This is an optimization exercise on Yosys and OpenROAD, whose aim is small area, a short achievable clock period and few clock cycles, not a production implementation. The RTL was checked by simulation tests, not by an equivalence proof against the original design.

**design.v**
```verilog
package axi4_pkg;
    localparam LEN_BITS = 8;
    localparam SIZE_BITS = 3;
    localparam BURST_BITS = 2;
    localparam RESP_BITS = 2;
    typedef bit [LEN_BITS-1:0]  len_t;
    typedef bit [SIZE_BITS-1:0] size_t;
    typedef enum logic [BURST_BITS-1:0] {
        FIXED = 0,
        INCR = 1,
        WRAP = 2
    } burst_t;
    typedef enum logic [RESP_BITS-1:0] {
        OKAY   = 0,
        EXOKAY = 1,
        SLVERR = 2,
        DECERR = 3
    } resp_t;
endpackage
module rtl_sdpram # (
    parameter AWIDTH = 16,
    parameter DWIDTH = 64,
    parameter RAM_STYLE = "auto",
    parameter DOUTB_PIPELINE = 1
) (
    input                   clka,
    input                   ena,
    input  [AWIDTH-1:0]     addra,
    input  [DWIDTH-1:0]     dina,
    input                   clkb,
    input                   enb,
    input  [AWIDTH-1:0]     addrb,
    output [DWIDTH-1:0]     doutb
);
    localparam CASCADE_HEIGHT = 5;
    logic [DWIDTH-1:0]  doutb_int;
    logic [DWIDTH-1:0]  doutb_o;
    logic [DWIDTH-1:0]  memory[2**AWIDTH];
    always_ff @(posedge clka) begin
        if (ena)
            memory[addra] <= dina;
    end
    always_ff @(posedge clkb) begin
        if (enb)
            doutb_int <= memory[addrb];
    end
    if (DOUTB_PIPELINE) begin : gen_doutb_pipeline
        always_ff @(posedge clkb) begin
            doutb_o <= doutb_int;
        end    
    end else begin : gen_doutb_nopipeline
        assign doutb_o = doutb_int;
    end
    assign doutb = doutb_o;
endmodule
module generic_sync_fifo # (
    parameter DWIDTH = 64,
    parameter AWIDTH = 10,
    parameter RAM_STYLE = "auto",
    parameter ALMOST_EMPTY_THRESH = 2,
    parameter ALMOST_FULL_THRESH = 2**AWIDTH-2,
    parameter EARLY_READ = 1,
    parameter OUTPUT_PIPELINE = 0
) (
    input  logic                clk,
    input  logic                rst,
    input  logic                wvalid,
    output logic                wready,
    input  logic [DWIDTH-1:0]   wdata,
    output logic                walmost_full,
    output logic                rvalid,
    input  logic                rready,
    output logic [DWIDTH-1:0]   rdata,
    output logic                ralmost_empty,
    output logic [AWIDTH:0]     data_count
);
    if (ALMOST_EMPTY_THRESH <= 0 || ALMOST_EMPTY_THRESH >= 2**AWIDTH) begin
        $error("ALMOST_EMPTY_THRESH is not valid");
    end
    if (ALMOST_FULL_THRESH <= 0 || ALMOST_FULL_THRESH >= 2**AWIDTH) begin
        $error("ALMOST_FULL_THRESH is not valid");
    end
    logic                       mem_wen;
    logic [AWIDTH:0]            mem_waddr;
    logic [AWIDTH:0]            mem_waddr_next;
    logic                       mem_ren;
    logic [AWIDTH:0]            mem_raddr;
    logic [AWIDTH:0]            mem_raddr_next;
    rtl_sdpram # (
        .AWIDTH(AWIDTH),
        .DWIDTH(DWIDTH),
        .RAM_STYLE(RAM_STYLE),
        .DOUTB_PIPELINE(0)
    ) i_ram (
        .clka(clk),
        .ena(mem_wen),
        .addra(mem_waddr[AWIDTH-1:0]),
        .dina(wdata),
        .clkb(clk),
        .enb(EARLY_READ ? 1'b1 : mem_ren),
        .addrb(EARLY_READ ? mem_raddr_next[AWIDTH-1:0] : mem_raddr[AWIDTH-1:0]),
        .doutb(rdata)
    );
    logic                       wfull;
    assign                      wready = !wfull;
    assign                      mem_wen = wvalid && wready;
    assign                      mem_waddr_next = mem_wen ? mem_waddr + 1'b1 : mem_waddr;
    logic                       rempty;
if (EARLY_READ) begin
    assign                      rvalid = !rempty;
    assign                      mem_ren = rvalid && rready;
end else begin
    always_ff @(posedge clk or posedge rst) begin
        if (rst) begin
            rvalid <= 0;
        end else begin
            if (mem_ren) begin
                rvalid <= 1;
            end else if (rready) begin
                rvalid <= 0;
            end
        end
    end
    assign                      mem_ren = !rempty && !(rvalid && !rready);
end
    assign                      mem_raddr_next = mem_ren ? mem_raddr + 1'b1 : mem_raddr;
    assign                      data_count = mem_waddr - mem_raddr;
    always_ff @(posedge clk or posedge rst) begin
        if (rst) begin
            wfull <= 1;
            walmost_full <= 1;
        end else begin
            wfull <= {~mem_waddr_next[AWIDTH], mem_waddr_next[AWIDTH-1:0]} == mem_raddr;
            walmost_full <= data_count >= ALMOST_FULL_THRESH;  
        end
    end
    always_ff @(posedge clk or posedge rst) begin
        if (rst) begin
            rempty <= 1;
            ralmost_empty <= 1;
        end else begin
            rempty <= mem_waddr == mem_raddr_next;
            ralmost_empty <= data_count < ALMOST_EMPTY_THRESH;
        end
    end
    always_ff @(posedge clk or posedge rst) begin
        if (rst) begin
            mem_waddr <= '0;
            mem_raddr <= '0;
        end else begin
            if (mem_wen) begin
                mem_waddr <= mem_waddr + 1'b1;
            end
            if (mem_ren) begin
                mem_raddr <= mem_raddr + 1'b1;
            end
        end
    end
endmodule
module dmac_addr_gen # (
    parameter int ADDR_WD = 32,
    parameter int MAX_BURST_LEN = 16  
) (
    input [ADDR_WD-1:0]             req_addr,
    input [ADDR_WD-1:0]             req_length,
    input [axi4_pkg::SIZE_BITS-1:0] req_size,
    output [ADDR_WD-1:0]            next_addr,
    output [ADDR_WD-1:0]            next_length,
    output [axi4_pkg::LEN_BITS-1:0] burst_len,
    output                          req_last
);
    wire [ADDR_WD-1:0] aligned_len_bytes = (1 << ($clog2(MAX_BURST_LEN) + req_size)) - (req_addr & ((1 << ($clog2(MAX_BURST_LEN) + req_size)) - 1));
    wire [ADDR_WD-1:0] burst_len_bytes = aligned_len_bytes > req_length ? req_length : aligned_len_bytes;
    wire [ADDR_WD-1:0] aligned_req_addr = req_addr & ~((1 << req_size) - 1);
    wire [ADDR_WD-1:0] burst_len_trans = (req_addr + burst_len_bytes + ((1 << req_size) - 1) - aligned_req_addr) >> req_size;
    assign next_addr = req_addr + aligned_len_bytes;
    assign next_length = req_length - burst_len_bytes;
    assign req_last = next_length == 0;
    assign burst_len = burst_len_trans - 1;
endmodule
module dmac_read_req_gen # (
    parameter int ADDR_WD = 32,
    parameter int DATA_WD = 32,
    parameter int CHANNEL_COUNT = 8,  
    parameter int MAX_BURST_LEN = 16,  
    localparam int STRB_WD = DATA_WD / 8
) (
    input                               clk,
    input                               rst,
    input                               cmd_valid,
    output logic                        cmd_ready,
    input [ADDR_WD-1:0]                 cmd_src_addr,
    input [ADDR_WD-1:0]                 cmd_dst_addr,
    input [1:0]                         cmd_burst,
    input [ADDR_WD-1:0]                 cmd_len,
    input [2:0]                         cmd_size,
    output logic                        rd_req_valid,
    input                               rd_req_ready,
    output [ADDR_WD-1:0]                rd_req_addr,
    output [axi4_pkg::BURST_BITS-1:0]   rd_req_burst,
    output [axi4_pkg::LEN_BITS-1:0]     rd_req_len,
    output [axi4_pkg::SIZE_BITS-1:0]    rd_req_size,
    output                              cmd_out_valid,
    input                               cmd_out_ready,
    output [$clog2(ADDR_WD/8)-1:0]      cmd_out_src_offset,
    output [ADDR_WD-1:0]                cmd_out_dst_addr,
    output [1:0]                        cmd_out_burst,
    output [ADDR_WD-1:0]                cmd_out_len,
    output [2:0]                        cmd_out_size
);
    logic cmd_blocking;
    logic cmd_out_blocking;
    logic rd_req_fired;
    logic cmd_out_fired;
    logic [ADDR_WD-1:0] next_addr;
    logic [ADDR_WD-1:0] next_length;
    logic [axi4_pkg::LEN_BITS-1:0] burst_len;
    logic               req_last;
    logic [ADDR_WD-1:0]                 rd_req_addr_reg;
    logic [ADDR_WD-1:0]                 rd_req_length_reg;
    logic [axi4_pkg::BURST_BITS-1:0]    rd_req_burst_reg;
    logic [axi4_pkg::SIZE_BITS-1:0]     rd_req_size_reg;
    logic                               rd_req_last;
    logic                               rd_req_last_reg;
    dmac_addr_gen # (
        .ADDR_WD(ADDR_WD),
        .MAX_BURST_LEN(MAX_BURST_LEN)  
    ) i_addr_gen (
        .req_addr(rd_req_addr_reg),
        .req_length(rd_req_length_reg),
        .req_size(rd_req_size_reg),
        .next_addr,
        .next_length,
        .burst_len,
        .req_last
    );
    assign cmd_ready = (!rd_req_valid || (rd_req_ready && rd_req_last)) && 
        (( cmd_out_ready) || cmd_out_fired);
    always_ff @(posedge clk or posedge rst) begin
        if (rst) begin
            cmd_blocking <= 0;
        end else begin
            if (cmd_valid && !cmd_ready) begin
                cmd_blocking <= 1;
            end else if (cmd_ready) begin
                cmd_blocking <= 0;
            end
        end
    end
    always_ff @(posedge clk or posedge rst) begin
        if (rst) begin
            cmd_out_blocking <= 0;
        end else begin
            if (cmd_out_valid && !cmd_out_ready) begin
                cmd_out_blocking <= 1;
            end else if (cmd_out_ready) begin
                cmd_out_blocking <= 0;
            end
        end
    end
    always_ff @(posedge clk or posedge rst) begin
        if (rst) begin
            rd_req_fired <= 0;
        end else begin
            if (cmd_valid && cmd_ready) begin
                rd_req_fired <= 0;
            end else if (rd_req_valid && rd_req_ready) begin
                rd_req_fired <= 1;
            end
        end
    end
    always_ff @(posedge clk or posedge rst) begin
        if (rst) begin
            rd_req_addr_reg <= '0;
            rd_req_length_reg <= '0;
            rd_req_burst_reg <= '0;
            rd_req_size_reg <= '0;
            rd_req_last_reg <= 0;
        end else begin
            if (cmd_valid && cmd_ready || cmd_valid && !rd_req_valid && !rd_req_last ) begin
                rd_req_addr_reg   <= cmd_src_addr;
                rd_req_length_reg <= cmd_len;
                rd_req_burst_reg  <= cmd_burst;
                rd_req_size_reg   <= cmd_size;
                rd_req_last_reg       <= req_last;
            end else if (rd_req_valid && rd_req_ready) begin  
                rd_req_addr_reg   <= next_addr;
                rd_req_length_reg <= next_length;
                rd_req_last_reg       <= req_last;
            end
        end
    end
    assign rd_req_last = req_last;
    always_ff @(posedge clk or posedge rst) begin
        if (rst) begin
            rd_req_valid <= 0;
        end else begin
            if (cmd_valid && cmd_ready || cmd_valid && !rd_req_valid && !rd_req_last ) begin
                rd_req_valid <= 1;
            end else if (rd_req_valid  && rd_req_ready && rd_req_last) begin
                rd_req_valid <= 0;
            end
        end
    end
    assign rd_req_addr  = rd_req_addr_reg;
    assign rd_req_burst = rd_req_burst_reg;
    assign rd_req_len   = burst_len;
    assign rd_req_size  = rd_req_size_reg;
    always_ff @(posedge clk or posedge rst) begin
        if (rst) begin
            cmd_out_fired <= 0;
        end else begin
            if (cmd_valid && cmd_ready)
                cmd_out_fired <= 0;
            else if (cmd_out_valid && cmd_out_ready)
                cmd_out_fired <= 1;
        end
    end
    assign cmd_out_valid = cmd_valid && !cmd_out_fired;
    assign cmd_out_src_offset = cmd_src_addr[$clog2(ADDR_WD/8)-1:0];
    assign cmd_out_dst_addr = cmd_dst_addr;
    assign cmd_out_burst = cmd_burst;
    assign cmd_out_len = cmd_len;
    assign cmd_out_size = cmd_size;
endmodule
module dmac_read_initiator # (
    parameter integer ADDR_WD = 32,
    parameter integer DATA_WD = 32,
    parameter int CHANNEL_COUNT = 8,  
    parameter int MAX_BURST_LEN = 16,  
    localparam integer STRB_WD = DATA_WD / 8
) (
    input                               clk,
    input                               rst,
    input                               rd_req_valid,
    output                              rd_req_ready,
    input [ADDR_WD-1:0]                 rd_req_addr,
    input [axi4_pkg::BURST_BITS-1:0]    rd_req_burst,
    input [axi4_pkg::LEN_BITS-1:0]      rd_req_len,
    input [axi4_pkg::SIZE_BITS-1:0]     rd_req_size,
    output logic                        m_axi_arvalid,
    input                               m_axi_arready,
    output logic [ADDR_WD-1:0]          m_axi_araddr,
    output logic [7:0]                  m_axi_arlen,
    output logic [2:0]                  m_axi_arsize,
    output logic [1:0]                  m_axi_arburst
);
    assign m_axi_arvalid = rd_req_valid;
    assign rd_req_ready  = m_axi_arready;
    assign m_axi_araddr  = rd_req_addr;
    assign m_axi_arlen   = rd_req_len;
    assign m_axi_arsize  = rd_req_size;
    assign m_axi_arburst = rd_req_burst;
endmodule
module dmac_read_handler # (
    parameter int ADDR_WD = 32,
    parameter int DATA_WD = 32,
    parameter int CHANNEL_COUNT = 8,  
    parameter int MAX_BURST_LEN = 16,  
    localparam int STRB_WD = DATA_WD / 8
) (
    input                               clk,
    input                               rst,
    output                              data_out_valid,
    input                               data_out_ready,
    output [DATA_WD-1:0]                data_out,
    output                              data_out_last,
    output                              rd_resp_valid,
    input wire                          m_axi_rvalid,
    output wire                         m_axi_rready,
    input wire [DATA_WD-1:0]            m_axi_rdata,
    input wire [1:0]                    m_axi_rresp,
    input wire                          m_axi_rlast
);
    assign data_out_valid = m_axi_rvalid;
    assign m_axi_rready = data_out_ready;
    assign data_out_last = m_axi_rlast;
    assign data_out = m_axi_rdata;
    assign rd_resp_valid = m_axi_rvalid && m_axi_rready && m_axi_rlast;
endmodule
module dmac_read # (
    parameter int ADDR_WD = 32,
    parameter int DATA_WD = 32,
    parameter int CHANNEL_COUNT = 8,  
    parameter int MAX_BURST_LEN = 16,  
    localparam int STRB_WD = DATA_WD / 8
) (
    input                               clk,
    input                               rst,
    input                               cmd_valid,
    output logic                        cmd_ready,
    input [ADDR_WD-1:0]                 cmd_src_addr,
    input [ADDR_WD-1:0]                 cmd_dst_addr,
    input [1:0]                         cmd_burst,
    input [ADDR_WD-1:0]                 cmd_len,
    input [2:0]                         cmd_size,
    output                              cmd_out_valid,
    input                               cmd_out_ready,
    output [$clog2(ADDR_WD/8)-1:0]      cmd_out_src_offset,
    output [ADDR_WD-1:0]                cmd_out_dst_addr,
    output [1:0]                        cmd_out_burst,
    output [ADDR_WD-1:0]                cmd_out_len,
    output [2:0]                        cmd_out_size,
    output                              data_out_valid,
    input                               data_out_ready,
    output [DATA_WD-1:0]                data_out,
    output                              data_out_last,
    output wire                         m_axi_arvalid,
    output wire [ADDR_WD-1:0]           m_axi_araddr,
    output wire [7:0]                   m_axi_arlen,
    output wire [2:0]                   m_axi_arsize,
    output wire [1:0]                   m_axi_arburst,
    input wire                          m_axi_arready,
    input wire                          m_axi_rvalid,
    input wire [DATA_WD-1:0]            m_axi_rdata,
    input wire [1:0]                    m_axi_rresp,
    input wire                          m_axi_rlast,
    output wire                         m_axi_rready
);
    logic                               rd_req_valid;
    logic                               rd_req_ready;
    logic [ADDR_WD-1:0]                 rd_req_addr;
    logic [axi4_pkg::BURST_BITS-1:0]    rd_req_burst;
    logic [axi4_pkg::LEN_BITS-1:0]      rd_req_len;
    logic [axi4_pkg::SIZE_BITS-1:0]     rd_req_size;
    dmac_read_req_gen # (
        .ADDR_WD(ADDR_WD),
        .DATA_WD(DATA_WD),
        .CHANNEL_COUNT(CHANNEL_COUNT),  
        .MAX_BURST_LEN(MAX_BURST_LEN)  
    ) i_req_gen (
        .clk,
        .rst,
        .cmd_valid,
        .cmd_ready,
        .cmd_src_addr,
        .cmd_dst_addr,
        .cmd_burst,
        .cmd_len,
        .cmd_size,
        .rd_req_valid,
        .rd_req_ready,
        .rd_req_addr,
        .rd_req_burst,
        .rd_req_len,
        .rd_req_size,
        .cmd_out_valid,
        .cmd_out_ready,
        .cmd_out_src_offset,
        .cmd_out_dst_addr,
        .cmd_out_burst,
        .cmd_out_len,
        .cmd_out_size
    );
    dmac_read_initiator # (
        .ADDR_WD(ADDR_WD),
        .DATA_WD(DATA_WD),
        .CHANNEL_COUNT(CHANNEL_COUNT),  
        .MAX_BURST_LEN(MAX_BURST_LEN)  
    ) i_initiator (
        .clk,
        .rst,
        .rd_req_valid,
        .rd_req_ready,
        .rd_req_addr,
        .rd_req_burst,
        .rd_req_len,
        .rd_req_size,
        .m_axi_arvalid,
        .m_axi_araddr,
        .m_axi_arlen,
        .m_axi_arsize,
        .m_axi_arburst,
        .m_axi_arready
    );
    dmac_read_handler # (
        .ADDR_WD(ADDR_WD),
        .DATA_WD(DATA_WD),
        .CHANNEL_COUNT(CHANNEL_COUNT),  
        .MAX_BURST_LEN(MAX_BURST_LEN)  
    ) i_handler (
        .clk,
        .rst,
        .data_out_valid,
        .data_out_ready,
        .data_out,
        .data_out_last,
        .rd_resp_valid(),
        .m_axi_rvalid,
        .m_axi_rdata,
        .m_axi_rresp,
        .m_axi_rlast,
        .m_axi_rready
    );
endmodule
module dmac_buffer # (
    parameter int ADDR_WD = 32,
    parameter int DATA_WD = 32,
    parameter int CHANNEL_COUNT = 8,  
    parameter int MAX_BURST_LEN = 16  
) (
    input clk,
    input rst,
    input                           cmd_in_valid,
    output logic                    cmd_in_ready,
    input [$clog2(ADDR_WD/8)-1:0]   cmd_in_src_offset,
    input [ADDR_WD-1:0]             cmd_in_dst_addr,
    input [1:0]                     cmd_in_burst,
    input [ADDR_WD-1:0]             cmd_in_len,
    input [2:0]                     cmd_in_size,
    input                           data_in_valid,
    output                          data_in_ready,
    input [DATA_WD-1:0]             data_in,
    input                           data_in_last,
    output                          cmd_out_valid,
    input                           cmd_out_ready,
    output [$clog2(ADDR_WD/8)-1:0]  cmd_out_src_offset,
    output [ADDR_WD-1:0]            cmd_out_dst_addr,
    output [1:0]                    cmd_out_burst,
    output [ADDR_WD-1:0]            cmd_out_len,
    output [2:0]                    cmd_out_size,
    output                          data_out_valid,
    input                           data_out_ready,
    output [DATA_WD-1:0]            data_out,
    output                          data_out_last
);
    localparam int CMD_WIDTH = $clog2(ADDR_WD/8) + ADDR_WD + 2 + ADDR_WD + 3;
    wire [CMD_WIDTH-1:0] cmd_in = {cmd_in_src_offset, cmd_in_dst_addr, cmd_in_burst, cmd_in_len, cmd_in_size};
    wire [CMD_WIDTH-1:0] cmd_out;
    assign {cmd_out_src_offset, cmd_out_dst_addr, cmd_out_burst, cmd_out_len, cmd_out_size} = cmd_out;
    generic_sync_fifo # (
        .DWIDTH(CMD_WIDTH),
        .AWIDTH(3)
    ) i_cmd_buf (
        .clk,
        .rst,
        .wvalid(cmd_in_valid),
        .wready(cmd_in_ready),
        .wdata (cmd_in),
        .walmost_full(),
        .rvalid(cmd_out_valid),
        .rready(cmd_out_ready),
        .rdata (cmd_out),
        .ralmost_empty(),
        .data_count()
    );
    generic_sync_fifo # (
        .DWIDTH(DATA_WD + 1),
        .AWIDTH($clog2(MAX_BURST_LEN) + 1)
    ) i_data_buf (
        .clk,
        .rst,
        .wvalid(data_in_valid),
        .wready(data_in_ready),
        .wdata ({data_in, data_in_last}),
        .walmost_full(),
        .rvalid(data_out_valid),
        .rready(data_out_ready),
        .rdata ({data_out, data_out_last}),
        .ralmost_empty(),
        .data_count()
    );
endmodule
module dmac_write_req_gen # (
    parameter int ADDR_WD = 32,
    parameter int DATA_WD = 32,
    parameter int CHANNEL_COUNT = 8,  
    parameter int MAX_BURST_LEN = 16,  
    localparam int STRB_WD = DATA_WD / 8
) (
    input                           clk,
    input                           rst,
    input                           cmd_in_valid,
    output logic                    cmd_in_ready,
    input [$clog2(ADDR_WD/8)-1:0]   cmd_in_src_offset,
    input [ADDR_WD-1:0]             cmd_in_dst_addr,
    input [1:0]                     cmd_in_burst,
    input [ADDR_WD-1:0]             cmd_in_len,
    input [2:0]                     cmd_in_size,
    output logic                        wr_req_valid,
    input                               wr_req_ready,
    output [ADDR_WD-1:0]                wr_req_addr,
    output [axi4_pkg::BURST_BITS-1:0]   wr_req_burst,
    output [axi4_pkg::LEN_BITS-1:0]     wr_req_len,
    output [$clog2(ADDR_WD/8)-1:0]      wr_req_data_offset,  
    output [axi4_pkg::SIZE_BITS-1:0]    wr_req_size,
    output                              wr_req_last
);
    logic cmd_blocking;
    logic wr_req_fired;
    logic cmd_out_fired;
    logic [ADDR_WD-1:0] next_addr;
    logic [ADDR_WD-1:0] next_length;
    logic [axi4_pkg::LEN_BITS-1:0] burst_len;
    logic               req_last;
    logic [ADDR_WD-1:0]                 wr_req_addr_reg;
    logic [ADDR_WD-1:0]                 wr_req_length_reg;
    logic [axi4_pkg::BURST_BITS-1:0]    wr_req_burst_reg;
    logic [$clog2(ADDR_WD/8)-1:0]       wr_req_data_offset_reg;
    logic [axi4_pkg::SIZE_BITS-1:0]     wr_req_size_reg;
    dmac_addr_gen # (
        .ADDR_WD(ADDR_WD),
        .MAX_BURST_LEN(MAX_BURST_LEN)  
    ) i_addr_gen (
        .req_addr(wr_req_addr_reg),
        .req_length(wr_req_length_reg),
        .req_size(wr_req_size_reg),
        .next_addr,
        .next_length,
        .burst_len,
        .req_last
    );
    assign cmd_in_ready = (wr_req_ready && wr_req_last) || !wr_req_valid;
    always_ff @(posedge clk or posedge rst) begin
        if (rst) begin
            cmd_blocking <= 0;
        end else begin
            if (cmd_in_valid && !cmd_in_ready) begin
                cmd_blocking <= 1;
            end else if (cmd_in_ready) begin
                cmd_blocking <= 0;
            end
        end
    end
    always_ff @(posedge clk or posedge rst) begin
        if (rst) begin
            wr_req_fired <= 0;
        end else begin
            if (cmd_in_valid && cmd_in_ready) begin
                wr_req_fired <= 0;
            end else if (wr_req_valid && wr_req_ready) begin
                wr_req_fired <= 1;
            end
        end
    end
    always_ff @(posedge clk or posedge rst) begin
        if (rst) begin
            wr_req_addr_reg <= '0;
            wr_req_length_reg <= '0;
            wr_req_burst_reg <= '0;
            wr_req_data_offset_reg <= '0;
            wr_req_size_reg <= '0;
        end else begin
            if (cmd_in_valid && cmd_in_ready || cmd_in_valid && !wr_req_valid ) begin
                wr_req_addr_reg   <= cmd_in_dst_addr;
                wr_req_length_reg <= cmd_in_len;
                wr_req_burst_reg  <= cmd_in_burst;
                wr_req_data_offset_reg <= cmd_in_src_offset;
                wr_req_size_reg   <= cmd_in_size;
            end else if (wr_req_valid && wr_req_ready) begin  
                wr_req_addr_reg   <= next_addr;
                wr_req_length_reg <= next_length;
            end
        end
    end
    assign wr_req_last = req_last;
    always_ff @(posedge clk or posedge rst) begin
        if (rst) begin
            wr_req_valid <= 0;
        end else begin
            if (cmd_in_valid)
                wr_req_valid <= 1;
            else if (wr_req_valid  && wr_req_ready && wr_req_last)
                wr_req_valid <= 0;
        end
    end
    assign wr_req_addr  = wr_req_addr_reg;
    assign wr_req_burst = wr_req_burst_reg;
    assign wr_req_len   = burst_len;
    assign wr_req_data_offset = wr_req_data_offset_reg;
    assign wr_req_size  = wr_req_size_reg;
endmodule
module dmac_write_initiator # (
    parameter int ADDR_WD = 32,
    parameter int DATA_WD = 32,
    parameter int CHANNEL_COUNT = 8,  
    parameter int MAX_BURST_LEN = 16,  
    localparam int STRB_WD = DATA_WD / 8
) (
    input                               clk,
    input                               rst,
    input                               wr_req_valid,
    output                              wr_req_ready,
    input [ADDR_WD-1:0]                 wr_req_addr,
    input [axi4_pkg::BURST_BITS-1:0]    wr_req_burst,
    input [axi4_pkg::LEN_BITS-1:0]      wr_req_len,
    input [$clog2(ADDR_WD/8)-1:0]       wr_req_data_offset,  
    input [axi4_pkg::SIZE_BITS-1:0]     wr_req_size,
    input                               wr_req_last,  
    input                               data_in_valid,
    output logic                        data_in_ready,
    input  [DATA_WD-1:0]                data_in,
    input                               data_in_last,
    output logic                m_axi_awvalid,
    input wire                  m_axi_awready,
    output logic [ADDR_WD-1:0]  m_axi_awaddr,
    output logic [7:0]          m_axi_awlen,
    output logic [2:0]          m_axi_awsize,
    output logic [1:0]          m_axi_awburst,
    output logic                m_axi_wvalid,
    input wire                  m_axi_wready,
    output logic [DATA_WD-1:0]  m_axi_wdata,
    output logic [STRB_WD-1:0]  m_axi_wstrb,
    output logic                m_axi_wlast
);
    localparam MAX_BURST_BYTES = MAX_BURST_LEN * (ADDR_WD / 8);
    logic wr_req_blocking;
    wire  aw_active = m_axi_awvalid;
    logic wr_active;
    always_ff @(posedge clk or posedge rst) begin
        if (rst) begin
            wr_req_blocking <= 0;
        end else begin
            if (wr_req_valid && !wr_req_ready) begin
                wr_req_blocking <= 1;
            end else if (wr_req_ready) begin
                wr_req_blocking <= 0;
            end
        end
    end
    always_ff @(posedge clk or posedge rst) begin
        if(rst) begin
            wr_active <= 0;
        end else begin
            if (wr_req_valid && wr_req_ready) begin
                wr_active <= 1;
            end else if (m_axi_wvalid && m_axi_wready && m_axi_wlast) begin
                wr_active <= 0;
            end
        end
    end
    assign wr_req_ready = !(aw_active && !m_axi_awready) && !(wr_active && !(m_axi_wvalid && m_axi_wready && m_axi_wlast));
    logic               data_in_q_valid;
    logic [DATA_WD-1:0] data_in_q;
    logic [$clog2(ADDR_WD/8):0] data_shift_bytes;
    logic [$clog2(ADDR_WD/8):0] data_shift_bytes_reg;
    wire  wr_delay = wr_req_data_offset > wr_req_addr[$clog2(ADDR_WD/8)-1:0];  
    logic wr_delay_reg;
    wire  wr_delay_all = !wr_req_blocking ? wr_delay : wr_delay_reg;
    logic wr_delay_done;
    assign data_shift_bytes[$clog2(ADDR_WD/8)]     = data_shift_bytes[$clog2(ADDR_WD/8)-1:0] == 0;
    assign data_shift_bytes[$clog2(ADDR_WD/8)-1:0] = wr_req_data_offset - wr_req_addr[$clog2(ADDR_WD/8)-1:0];
    always_ff @(posedge clk or posedge rst) begin
        if(rst) begin
            data_in_q_valid <= 0;
            data_in_q <= '0;
        end else begin
            if (data_in_valid && data_in_ready) begin
                data_in_q_valid <= 1;
            end else if (m_axi_wvalid && m_axi_wready) begin
                data_in_q_valid <= data_in_valid;
            end
            if (data_in_valid && data_in_ready) begin
                data_in_q <= data_in;
            end
        end
    end
    always_ff @(posedge clk or posedge rst) begin
        if (rst) begin
            data_shift_bytes_reg <= '0;
        end else begin
            if (wr_req_valid && !wr_req_blocking) begin
                data_shift_bytes_reg <= data_shift_bytes;
            end
        end
    end
    always_ff @(posedge clk or posedge rst) begin
        if (rst) begin
            wr_delay_reg <= 0;
        end else begin
            if (wr_req_valid && !wr_req_blocking) begin
                wr_delay_reg <= wr_delay;
            end
        end
    end
    always_comb begin
        data_in_ready =   m_axi_wready;
        if (!wr_active || m_axi_wvalid && m_axi_wlast && (m_axi_awvalid && !m_axi_awready)) begin
            data_in_ready = 0;
        end
        if (wr_req_valid && wr_req_ready)
            data_in_ready = 1;
    end
    always_ff @(posedge clk or posedge rst) begin
        if(rst) begin
            m_axi_awvalid <= 0;
            m_axi_awlen <= '0;
            m_axi_awaddr <= '0;
            m_axi_awsize <= '0;
            m_axi_awburst <= '0;
        end else begin
            if (wr_req_valid && wr_req_ready) begin
                m_axi_awvalid <= 1;
                m_axi_awaddr  <= wr_req_addr;
                m_axi_awlen   <= wr_req_len;
                m_axi_awsize  <= wr_req_size;
                m_axi_awburst <= wr_req_burst;
            end else if (m_axi_awready) begin
                m_axi_awvalid <= 0;
            end
        end
    end
    logic [$clog2(MAX_BURST_BYTES)-1:0] wr_counter;
    always_ff @(posedge clk or posedge rst) begin
        if(rst) begin
            wr_counter <= '0;
        end else begin
            if (wr_req_valid && wr_req_ready) begin
                wr_counter <= wr_req_len;
            end else if (m_axi_wvalid && m_axi_wready && !m_axi_wlast) begin
                wr_counter <= wr_counter - 1;
            end
        end
    end
    logic wr_waiting_data;  
    always_ff @(posedge clk or posedge rst) begin
        if (rst) begin
            wr_waiting_data <= 0;
        end else begin
            if (wr_req_valid && wr_req_ready || wr_waiting_data) begin
                wr_waiting_data <= !(data_in_valid && data_in_ready && (wr_delay_all ? data_in_q_valid : 1));
            end
        end
    end
    always_ff @(posedge clk or posedge rst) begin
        if (rst) begin
            m_axi_wvalid <= 0;
        end else begin
            if (wr_req_valid && wr_req_ready || wr_waiting_data) begin
                m_axi_wvalid <= data_in_valid && data_in_ready && (wr_delay_all ? data_in_q_valid : 1);
            end else if (m_axi_wvalid && m_axi_wready && m_axi_wlast) begin
                m_axi_wvalid <= 0;
            end else if (wr_active) begin
                m_axi_wvalid <= (m_axi_wvalid && !m_axi_wready) || (data_in_valid && data_in_ready);
            end
        end
    end
    always_ff @(posedge clk or posedge rst) begin
        if (rst) begin
            m_axi_wstrb <= '0;
        end else begin
            m_axi_wstrb <= '1;
        end
    end
    always_ff @(posedge clk or posedge rst) begin
        if (rst) begin
            m_axi_wlast <= 0;
        end else begin
            if (wr_req_valid && wr_req_ready) begin
                m_axi_wlast <= wr_req_len == 0;
            end else if (m_axi_wvalid && m_axi_wready) begin
                m_axi_wlast <= wr_counter == 1;
            end
        end
    end
    always_ff @(posedge clk) begin
        if (data_in_valid && data_in_ready) begin
            m_axi_wdata <= {data_in, data_in_q} >> ({3'b0, data_shift_bytes_reg} << 3);
        end
    end
endmodule
module dmac_write_handler # (
    parameter int ADDR_WD = 32,
    parameter int DATA_WD = 32,
    parameter int CHANNEL_COUNT = 8,  
    parameter int MAX_BURST_LEN = 16,  
    localparam int STRB_WD = DATA_WD / 8
) (
    input                       clk,
    input                       rst,
    input wire                  m_axi_bvalid,
    input wire [1:0]            m_axi_bresp,
    output wire                 m_axi_bready
);
  assign m_axi_bready = 1;
endmodule
module dmac_write # (
    parameter int ADDR_WD = 32,
    parameter int DATA_WD = 32,
    parameter int CHANNEL_COUNT = 8,  
    parameter int MAX_BURST_LEN = 16,  
    localparam int STRB_WD = DATA_WD / 8
) (
    input                           clk,
    input                           rst,
    input                           cmd_in_valid,
    output logic                    cmd_in_ready,
    input [$clog2(ADDR_WD/8)-1:0]   cmd_in_src_offset,
    input [ADDR_WD-1:0]             cmd_in_dst_addr,
    input [1:0]                     cmd_in_burst,
    input [ADDR_WD-1:0]             cmd_in_len,
    input [2:0]                     cmd_in_size,
    input                           data_in_valid,
    output                          data_in_ready,
    input  [DATA_WD-1:0]            data_in,
    input                           data_in_last,
    output wire                 m_axi_awvalid,
    output wire [ADDR_WD-1:0]   m_axi_awaddr,
    output wire [7:0]           m_axi_awlen,
    output wire [2:0]           m_axi_awsize,
    output wire [1:0]           m_axi_awburst,
    input wire                  m_axi_awready,
    output wire                 m_axi_wvalid,
    output wire [DATA_WD-1:0]   m_axi_wdata,
    output wire [STRB_WD-1:0]   m_axi_wstrb,
    output wire                 m_axi_wlast,
    input wire                  m_axi_wready,
    input wire                  m_axi_bvalid,
    input wire [1:0]            m_axi_bresp,
    output wire                 m_axi_bready
);
    logic                               wr_req_valid;
    logic                               wr_req_ready;
    logic [ADDR_WD-1:0]                 wr_req_addr;
    logic [axi4_pkg::BURST_BITS-1:0]    wr_req_burst;
    logic [axi4_pkg::LEN_BITS-1:0]      wr_req_len;
    logic [$clog2(ADDR_WD/8)-1:0]       wr_req_data_offset;
    logic [axi4_pkg::SIZE_BITS-1:0]     wr_req_size;
    logic                               wr_req_last;
    dmac_write_req_gen # (
        .ADDR_WD(ADDR_WD),
        .DATA_WD(DATA_WD),
        .CHANNEL_COUNT(CHANNEL_COUNT),  
        .MAX_BURST_LEN(MAX_BURST_LEN)  
    ) i_req_gen (
        .clk,
        .rst,
        .cmd_in_valid,
        .cmd_in_ready,
        .cmd_in_src_offset,
        .cmd_in_dst_addr,
        .cmd_in_burst,
        .cmd_in_len,
        .cmd_in_size,
        .wr_req_valid,
        .wr_req_ready,
        .wr_req_addr,
        .wr_req_burst,
        .wr_req_len,
        .wr_req_data_offset,
        .wr_req_size,
        .wr_req_last
    );
    dmac_write_initiator # (
        .ADDR_WD(32),
        .DATA_WD(32),
        .CHANNEL_COUNT(8),  
        .MAX_BURST_LEN(16)  
    ) i_initiator (
        .clk,
        .rst,
        .wr_req_valid,
        .wr_req_ready,
        .wr_req_addr,
        .wr_req_burst,
        .wr_req_len,
        .wr_req_data_offset,
        .wr_req_size,
        .wr_req_last,
        .data_in_valid,
        .data_in_ready,
        .data_in,
        .data_in_last,
        .m_axi_awvalid,
        .m_axi_awaddr,
        .m_axi_awlen,
        .m_axi_awsize,
        .m_axi_awburst,
        .m_axi_awready,
        .m_axi_wvalid,
        .m_axi_wdata,
        .m_axi_wstrb,
        .m_axi_wlast,
        .m_axi_wready
    );
    dmac_write_handler # (
        .ADDR_WD(32),
        .DATA_WD(32),
        .CHANNEL_COUNT(8),  
        .MAX_BURST_LEN(16)  
    ) i_handler (
        .clk,
        .rst,
        .m_axi_bvalid,
        .m_axi_bresp,
        .m_axi_bready
    );
endmodule
module axi_dma_controller #(
    parameter int ADDR_WD = 32,
    parameter int DATA_WD = 32,
    parameter int CHANNEL_COUNT = 8,  
    parameter int MAX_BURST_LEN = 16,  
    localparam int STRB_WD = DATA_WD / 8
) (
    input wire                    clk,
    input wire                    rst,
    input wire                    cmd_valid,
    input wire [ADDR_WD-1:0]      cmd_src_addr,
    input wire [ADDR_WD-1:0]      cmd_dst_addr,
    input wire [1:0]              cmd_burst,
    input wire [ADDR_WD-1:0]      cmd_len,
    input wire [2:0]              cmd_size,
    output wire                   cmd_ready,
    output wire                   M_AXI_ARVALID,
    output wire [ADDR_WD-1:0]     M_AXI_ARADDR,
    output wire [7:0]             M_AXI_ARLEN,
    output wire [2:0]             M_AXI_ARSIZE,
    output wire [1:0]             M_AXI_ARBURST,
    input wire                    M_AXI_ARREADY,
    input wire                    M_AXI_RVALID,
    input wire [DATA_WD-1:0]      M_AXI_RDATA,
    input wire [1:0]              M_AXI_RRESP,
    input wire                    M_AXI_RLAST,
    output wire                   M_AXI_RREADY,
    output wire                   M_AXI_AWVALID,
    output wire [ADDR_WD-1:0]     M_AXI_AWADDR,
    output wire [7:0]             M_AXI_AWLEN,
    output wire [2:0]             M_AXI_AWSIZE,
    output wire [1:0]             M_AXI_AWBURST,
    input wire                    M_AXI_AWREADY,
    output wire                   M_AXI_WVALID,
    output wire [DATA_WD-1:0]     M_AXI_WDATA,
    output wire [STRB_WD-1:0]     M_AXI_WSTRB,
    output wire                   M_AXI_WLAST,
    input wire                    M_AXI_WREADY,
    input wire                    M_AXI_BVALID,
    input wire [1:0]              M_AXI_BRESP,
    output wire                   M_AXI_BREADY
);
    logic                           buf_cmd_in_valid;
    logic                           buf_cmd_in_ready;
    logic [$clog2(ADDR_WD/8)-1:0]   buf_cmd_in_src_offset;
    logic [ADDR_WD-1:0]             buf_cmd_in_dst_addr;
    logic [1:0]                     buf_cmd_in_burst;
    logic [ADDR_WD-1:0]             buf_cmd_in_len;
    logic [2:0]                     buf_cmd_in_size;
    logic                           buf_cmd_out_valid;
    logic                           buf_cmd_out_ready;
    logic [$clog2(ADDR_WD/8)-1:0]   buf_cmd_out_src_offset;
    logic [ADDR_WD-1:0]             buf_cmd_out_dst_addr;
    logic [1:0]                     buf_cmd_out_burst;
    logic [ADDR_WD-1:0]             buf_cmd_out_len;
    logic [2:0]                     buf_cmd_out_size;
    logic                           buf_data_in_valid;
    logic                           buf_data_in_ready;
    logic [DATA_WD-1:0]             buf_data_in;
    logic                           buf_data_in_last;
    logic                           buf_data_out_valid;
    logic                           buf_data_out_ready;
    logic [DATA_WD-1:0]             buf_data_out;
    logic                           buf_data_out_last;
    dmac_read # (
        .ADDR_WD(ADDR_WD),
        .DATA_WD(DATA_WD),
        .CHANNEL_COUNT(CHANNEL_COUNT),  
        .MAX_BURST_LEN(MAX_BURST_LEN)  
    ) i_rd (
        .clk,
        .rst,
        .cmd_valid,
        .cmd_ready,
        .cmd_src_addr,
        .cmd_dst_addr,
        .cmd_burst,
        .cmd_len,
        .cmd_size,
        .cmd_out_valid(buf_cmd_in_valid),
        .cmd_out_ready(buf_cmd_in_ready),
        .cmd_out_src_offset(buf_cmd_in_src_offset),
        .cmd_out_dst_addr(buf_cmd_in_dst_addr),
        .cmd_out_burst(buf_cmd_in_burst),
        .cmd_out_len(buf_cmd_in_len),
        .cmd_out_size(buf_cmd_in_size),
        .data_out_valid(buf_data_in_valid),
        .data_out_ready(buf_data_in_ready),
        .data_out(buf_data_in),
        .data_out_last(buf_data_in_last),
        .m_axi_arvalid(M_AXI_ARVALID),
        .m_axi_araddr(M_AXI_ARADDR),
        .m_axi_arlen(M_AXI_ARLEN),
        .m_axi_arsize(M_AXI_ARSIZE),
        .m_axi_arburst(M_AXI_ARBURST),
        .m_axi_arready(M_AXI_ARREADY),
        .m_axi_rvalid(M_AXI_RVALID),
        .m_axi_rdata(M_AXI_RDATA),
        .m_axi_rresp(M_AXI_RRESP),
        .m_axi_rlast(M_AXI_RLAST),
        .m_axi_rready(M_AXI_RREADY)
    );
    dmac_buffer # (
        .ADDR_WD(ADDR_WD),
        .DATA_WD(DATA_WD),
        .CHANNEL_COUNT(CHANNEL_COUNT)
    ) i_buf(
        .clk,
        .rst,
        .cmd_in_valid(buf_cmd_in_valid),
        .cmd_in_ready(buf_cmd_in_ready),
        .cmd_in_src_offset(buf_cmd_in_src_offset),
        .cmd_in_dst_addr(buf_cmd_in_dst_addr),
        .cmd_in_burst(buf_cmd_in_burst),
        .cmd_in_len(buf_cmd_in_len),
        .cmd_in_size(buf_cmd_in_size),
        .data_in_valid(buf_data_in_valid),
        .data_in_ready(buf_data_in_ready),
        .data_in(buf_data_in),
        .data_in_last(buf_data_in_last),
        .cmd_out_valid(buf_cmd_out_valid),
        .cmd_out_ready(buf_cmd_out_ready),
        .cmd_out_src_offset(buf_cmd_out_src_offset),
        .cmd_out_dst_addr(buf_cmd_out_dst_addr),
        .cmd_out_burst(buf_cmd_out_burst),
        .cmd_out_len(buf_cmd_out_len),
        .cmd_out_size(buf_cmd_out_size),
        .data_out_valid(buf_data_out_valid),
        .data_out_ready(buf_data_out_ready),
        .data_out(buf_data_out),
        .data_out_last(buf_data_out_last)
    );
    dmac_write # (
        .ADDR_WD(ADDR_WD),
        .DATA_WD(DATA_WD),
        .CHANNEL_COUNT(CHANNEL_COUNT),  
        .MAX_BURST_LEN(MAX_BURST_LEN)  
    ) i_wr (
        .clk,
        .rst,
        .cmd_in_valid(buf_cmd_out_valid),
        .cmd_in_ready(buf_cmd_out_ready),
        .cmd_in_src_offset(buf_cmd_out_src_offset),
        .cmd_in_dst_addr(buf_cmd_out_dst_addr),
        .cmd_in_burst(buf_cmd_out_burst),
        .cmd_in_len(buf_cmd_out_len),
        .cmd_in_size(buf_cmd_out_size),
        .data_in_valid(buf_data_out_valid),
        .data_in_ready(buf_data_out_ready),
        .data_in(buf_data_out),
        .data_in_last(buf_data_out_last),
        .m_axi_awvalid(M_AXI_AWVALID),
        .m_axi_awaddr(M_AXI_AWADDR),
        .m_axi_awlen(M_AXI_AWLEN),
        .m_axi_awsize(M_AXI_AWSIZE),
        .m_axi_awburst(M_AXI_AWBURST),
        .m_axi_awready(M_AXI_AWREADY),
        .m_axi_wvalid(M_AXI_WVALID),
        .m_axi_wdata(M_AXI_WDATA),
        .m_axi_wstrb(M_AXI_WSTRB),
        .m_axi_wlast(M_AXI_WLAST),
        .m_axi_wready(M_AXI_WREADY),
        .m_axi_bvalid(M_AXI_BVALID),
        .m_axi_bresp(M_AXI_BRESP),
        .m_axi_bready(M_AXI_BREADY)
    );
    if (ADDR_WD % 8 != 0) $error("ADDR_WD is not multiple of 8");
    if (DATA_WD % 8 != 0) $error("DATA_WD is not multiple of 8");
    if (2 ** $clog2(ADDR_WD / 8) != ADDR_WD / 8) $error("ADDR_WD is not power of 2");
    if (2 ** $clog2(DATA_WD / 8) != DATA_WD / 8) $error("DATA_WD is not power of 2");
    if (2 ** $clog2(MAX_BURST_LEN) != MAX_BURST_LEN) $error("MAX_BURST_LEN is not power of 2");
    if (MAX_BURST_LEN <= 0 || MAX_BURST_LEN > 256)   $error("MAX_BURST_LEN is invalid");
endmodule
```
**config.mk**
```make
export PLATFORM = sky130hd
export DESIGN_NAME = axi_dma_controller
export DESIGN_NICKNAME = axi_dma_controller
export VERILOG_FILES = /design/flow/design.v
export SDC_FILE = /design/flow/constraint.sdc
export NUM_CORES = 4
export LEC_CHECK = 0
export CAP_MARGIN = 20
export CORE_MARGIN = 2
export CORE_UTILIZATION = 40
export SLEW_MARGIN = 20
```
**constraint.sdc**
```tcl
create_clock -name core_clock -period 12.0 [get_ports {clk}]
set_input_delay 2.4000 -clock core_clock [delete_from_list [all_inputs] [get_ports {clk}]]
set_output_delay 2.4000 -clock core_clock [all_outputs]
set_load 0.01 [all_outputs]
```
**run.sh**
```bash
#!/bin/bash
# synth_recipe.tcl (not shown) runs the flow's synth.tcl, then flattens the netlist and writes it again
# the make line also repeats each setting of config.mk as NAME=value (left out here)
make -C /OpenROAD-flow-scripts/flow DESIGN_CONFIG=/design/flow/config.mk WORK_HOME=/design/flow/orfs CLKGATE_MAP_FILE= SYNTH_SCRIPT=/design/flow/synth_recipe.tcl finish
```
### Clock wiring as the flow saved it

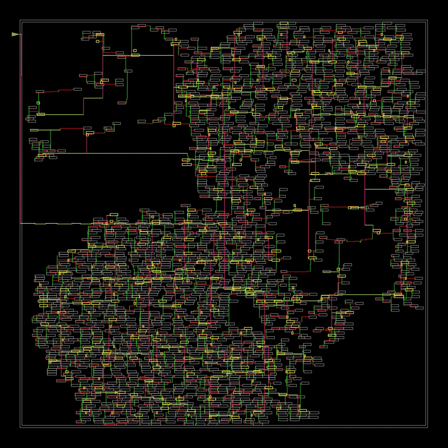
clkbuf count: 271
Worst Skew: 0.07694 ns

### Wiring heat map

The die is cut into 24 by 24 equal tiles; dark purple is low, yellow is high, scaled to the fullest tile. Values are wire area over tile area, all layers added.
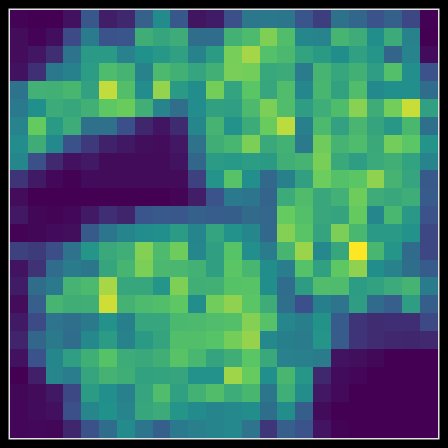
nearly empty tiles = 8.7%
mean over tiles = 0.18
emptiest ninth of the die = bottom right
Total GRT Usage: 21.60%
via count: 58230

### Wires at chosen ports, followed through buffers

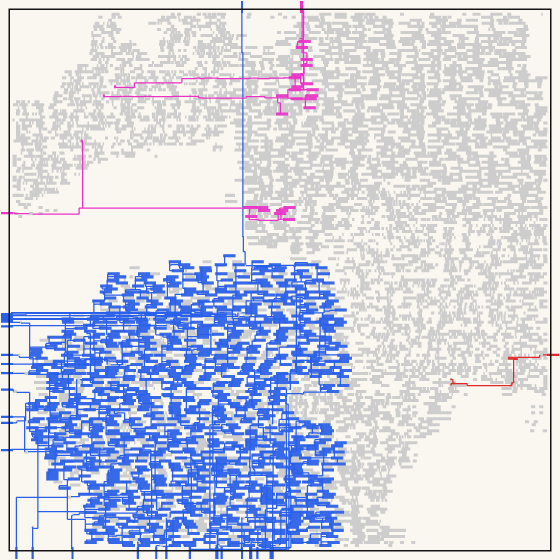
red -> `M_AXI_WLAST`  # bits 1, direction output, end cells 1, wire 122 um
blue -> `M_AXI_RDATA`  # bits 32, direction input, end cells 1024, wire 12500 um
magenta -> `cmd_size`  # bits 3, direction input, end cells 27, wire 986 um
I/O pin cnt: 279
port bufs: 271

==> results.cfg <==
[run_status]
status = timing/DRC/antenna clean

[final_layout]
design_area_sq_um = 107900
final_layout_size_suffix_gt1_share_pct = 20.63
n_fill_cell = 20030
syn_to_final_growth_pct = 15.79
top_register = i_buf.i_data_buf.i_ram.memory
largest_register_ffs = 1024
nets = 7152
biggestRegsByFlops = i_buf.i_data_buf.i_ram.memory (1024), i_buf.i_cmd_buf.i_ram.memory (568), i_buf.i_cmd_buf.i_ram.doutb_int (71)

[grt]
antenna_found_initial = 26
grt_overflow = 0
grt_max_degree = 105
grt_pass1_vias = 57520
grt_pass1_wl_mm = 383.9

[power_and_ir_drop]
p_comb_uw = 17500
switching_share_pct = 40.08
peakVddDrop_v = 0.001028
seq_power_uw = 9080
power.group.top = combinational cells
p_comb_share_pct = 53.2
p_seq_share_pct = 27.6
p_leak_uw = 0.03849
power.switching_uw = 13180
power_density_nw_per_um2 = 304.8
p_clk_uw = 6320
p_clk_share_pct = 19.2
total_power_uw = 32890
p_int_uw = 19710

[floorplan]
die_y_um = 486.7
rows = 177
core_area_sq_um = 232100
die_x_um = 486.7
start_util_pct = 40.15

[clock_network]
cts_hold_buf = 0
cts_buffers = 206
cts.sinks = 1989
cts_tree = built
cts_setup_buffers = 1
clock_latency_ns = 0.88
clkTransAtPathRegs_ns = 0.06
cts_max_path_buffers = 3
cts-root-buf = clkbuf_16
cts-resized-gates = 26

[worst_setup_path]
cpMostUsedCell = a21o_1
worstPathArrival_ns = 9.14
worstSetupStartpointType = register
r2r_slack_ns = 0.71
criticalPathCategory = reg2out
critPathSlowestCell = or3_1
critPathRequiredTime_ns = 9.60
crit_fanout = 9
crit_path_end_kind = output pin
crit_path_max_incr_delay_ns = 0.41

[logic_synthesis]
synth-async-reset-ratio_pct = 13.17
ys.flop_type = edfxtp_1
netlist_area_sq_um = 93190
yosys-top-cells-area = edfxtp_1, mux4_2, dfrtp_1
synth.avg_cell_area_sq_um = 14.66
yosys_warnings = 7
synth.top_cell.area_share_pct = 52.33
synth_top_area_cell = edfxtp_1
ys_seq_area_share_pct = 61.58
synth.most_common_cell = edfxtp_1
ys_top_cells_by_count = edfxtp_1, nand2_1, mux4_2, nor2_1, mux2_2
synth_edf_count = 1624
synth_cell_types = 109
syn_inst = 6355
ys_seq_elements = 1989

[timing]
fin_tns_setup_ns = 0
fmax_ghz = 0.08666
setup_viol = 0
max_slew.worst_pin.slew_ns = 1.105
fin_ws_ns = 0.4606
hold_viol = 0
slew_headroom_pct = 26.17
fin_crit_sh_pct = 96.16
finalMaxSlewViolations = 0
fin_hold_ws_ns = 0.4502
period_minus_slack_ns = 11.54

[drt]
routed.top_layer = met5
drt-met1-wl_mm = 116.5
drc = 0
wl_per_cell_um = 26.17
viasPerCell = 5.848
ant_nets = 0
met3_length_mm = 18.35
detail_route.first_pass.iterations = 8
wl_met2_mm = 119.4
wirelength_mm = 260.6
initialDrtViolationCount = 6449

[placed_design]
gp_congestion = 0.8782
pre_cts_ws_ns = 0.2146
dp_cells = 9550
placed_area_sq_um = 100800
post-dp-hpwl_mm = 161.6

[flow_run]
max_cap_violations = 0

[hold_path]
hold_path.class = reg2reg
Testbench counts, summed over its fixed seeds: cycles 24,944.
### Routing congestion map

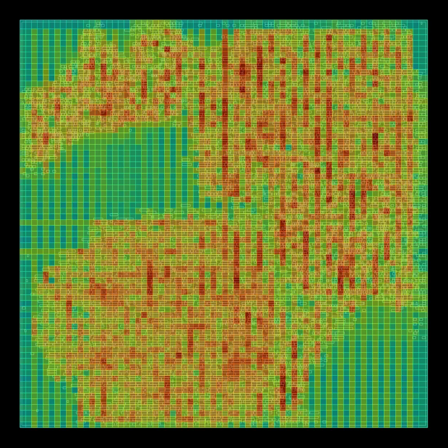
met3 usage in global routing: 3.392%
fin util: 46.49%
met1 usage in global routing: 31.85%
met2 global-route usage: 33.27%

### Flops by top-level scope

Other cells in grey.
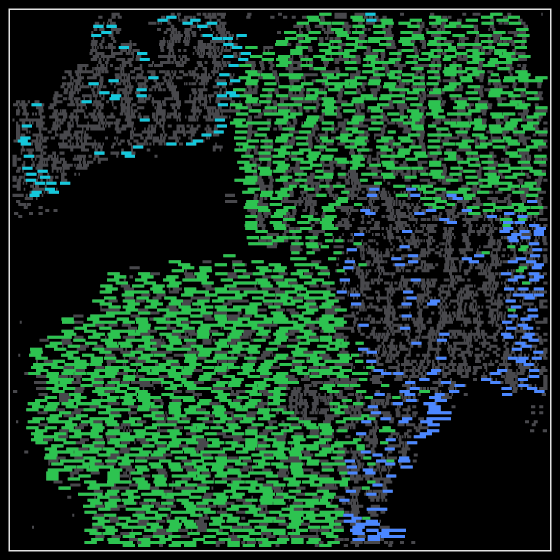
green -> `i_buf`  # placed flops 1719, where widely spread
blue -> `i_wr`  # placed flops 199
cyan -> `i_rd`  # placed flops 71
final non-filler cell total: 9957
DIE AREA: 236900 sq um

metal layers:
layer,GRT usage [%],up-vias
li1,-,25870
met1,31.85,29930
met2,33.27,2104
met3,3.392,313
met4,5.694,14
met5,0,-
placed cells by master (no fill, tap or decap), types with 216 or more instances in the layout:
cell,count
mux2_2,290
nand2_1,503
clkdlybuf4s50_1,257
inv_1,216
o21ai_0,225
dfrtp_1,255
ha_1,246
edfxtp_1,1624
a21oi_1,256
nor2_1,260
mux4_2,344
worst max-delay path: cells and delay by family, from the launching register on:
family	cells	cell delay (ns)
buffers and inverters	7	0.92
and+or+nand+nor	13	1.93
muxes	1	0.23
DFF	1	0.38
AOI/OAI and AO/OA	23	4.11
adders and majority gates	3	0.69
cells by family after synthesis:
| family | count (synthesis) | synth area share [%] |
|---|---|---|
| xor gates and xnor gates | 184 | 1.805 |
| adders and majority gates | 277 | 3.942 |
| muxes | 818 | 13.82 |
| other | 2 | 0.008059 |
| DFF | 1989 | 61.58 |
| and+or+nand+nor | 1216 | 5.943 |
| buffers and inverters | 597 | 2.585 |
| AOI/OAI and AO/OA | 1272 | 10.32 |
path summary, 6_finish.rpt:
| path | startpoint | to | cells after the start |
|---|---|---|---|
| max | i_rd.i_req_gen.rd_req_addr_reg[0]$_DFFE_PP0P_ | cmd_ready | 47 |
| min | i_buf.i_cmd_buf.i_ram.doutb_int[69]$_DFF_P_ | i_wr.i_req_gen.wr_req_data_offset_reg[0]$_DFFE_PP0P_ | 2 |
| max reg2reg | i_wr.i_req_gen.wr_req_size_reg[2]$_DFFE_PP0P_ | i_buf.i_cmd_buf.i_ram.doutb_int[55]$_DFF_P_ | 46 |
| min reg2reg | i_buf.i_cmd_buf.i_ram.doutb_int[69]$_DFF_P_ | i_wr.i_req_gen.wr_req_data_offset_reg[0]$_DFFE_PP0P_ | 2 |
| max in group asynchronous | rst | i_wr.i_req_gen.wr_req_addr_reg[6]$_DFFE_PP0P_ | 3 |
| min in group asynchronous | rst | i_wr.i_initiator.data_in_q[12]$_DFFE_PP0P_ | 2 |
area by class of cell:
type	count	area (sq um)	share of cell area, %
sequential	1989	57400	53.20
antenna	8	20.02	0.01855
tap	3043	3807	3.529
inverter	223	849.6	0.7873
timing repair buffer	510	4831	4.477
multi-input combinational	3800	34290	31.78
clock buffer	271	5563	5.155
clock inverter	113	1139	1.055

[port drivers added, routing unchanged]
The results above use ideal ports. As a check the final layout listed here was re-extracted and re-timed, cells and wires unchanged.
Step 1 (the two cells are an assumption about what drives the block):
set clk [get_ports {clk}]
set_driving_cell -lib_cell sky130_fd_sc_hd__clkbuf_16 $clk
set_driving_cell -lib_cell sky130_fd_sc_hd__buf_2 [delete_from_list [all_inputs] $clk]
Step 2 adds t to the input delays and takes it off the output delays; t is the mean of the earliest and latest rising clock arrival at the registers after step 1. Input paths then give back, and output paths get back, about the clock's delay inside the block.
a / b / c = ideal / step 1 / step 2; a / b = the first two.
t, ns: 0.923
setup slack, ns: 0.461 / 0.373 / 0.707
worst register clock-pin slew, ns: 0.07 / 0.07
After both steps setup and hold are still met in this run. For this run, drivers alone change the setup slack by -0.088 ns; drivers and shift together by +0.246 ns.
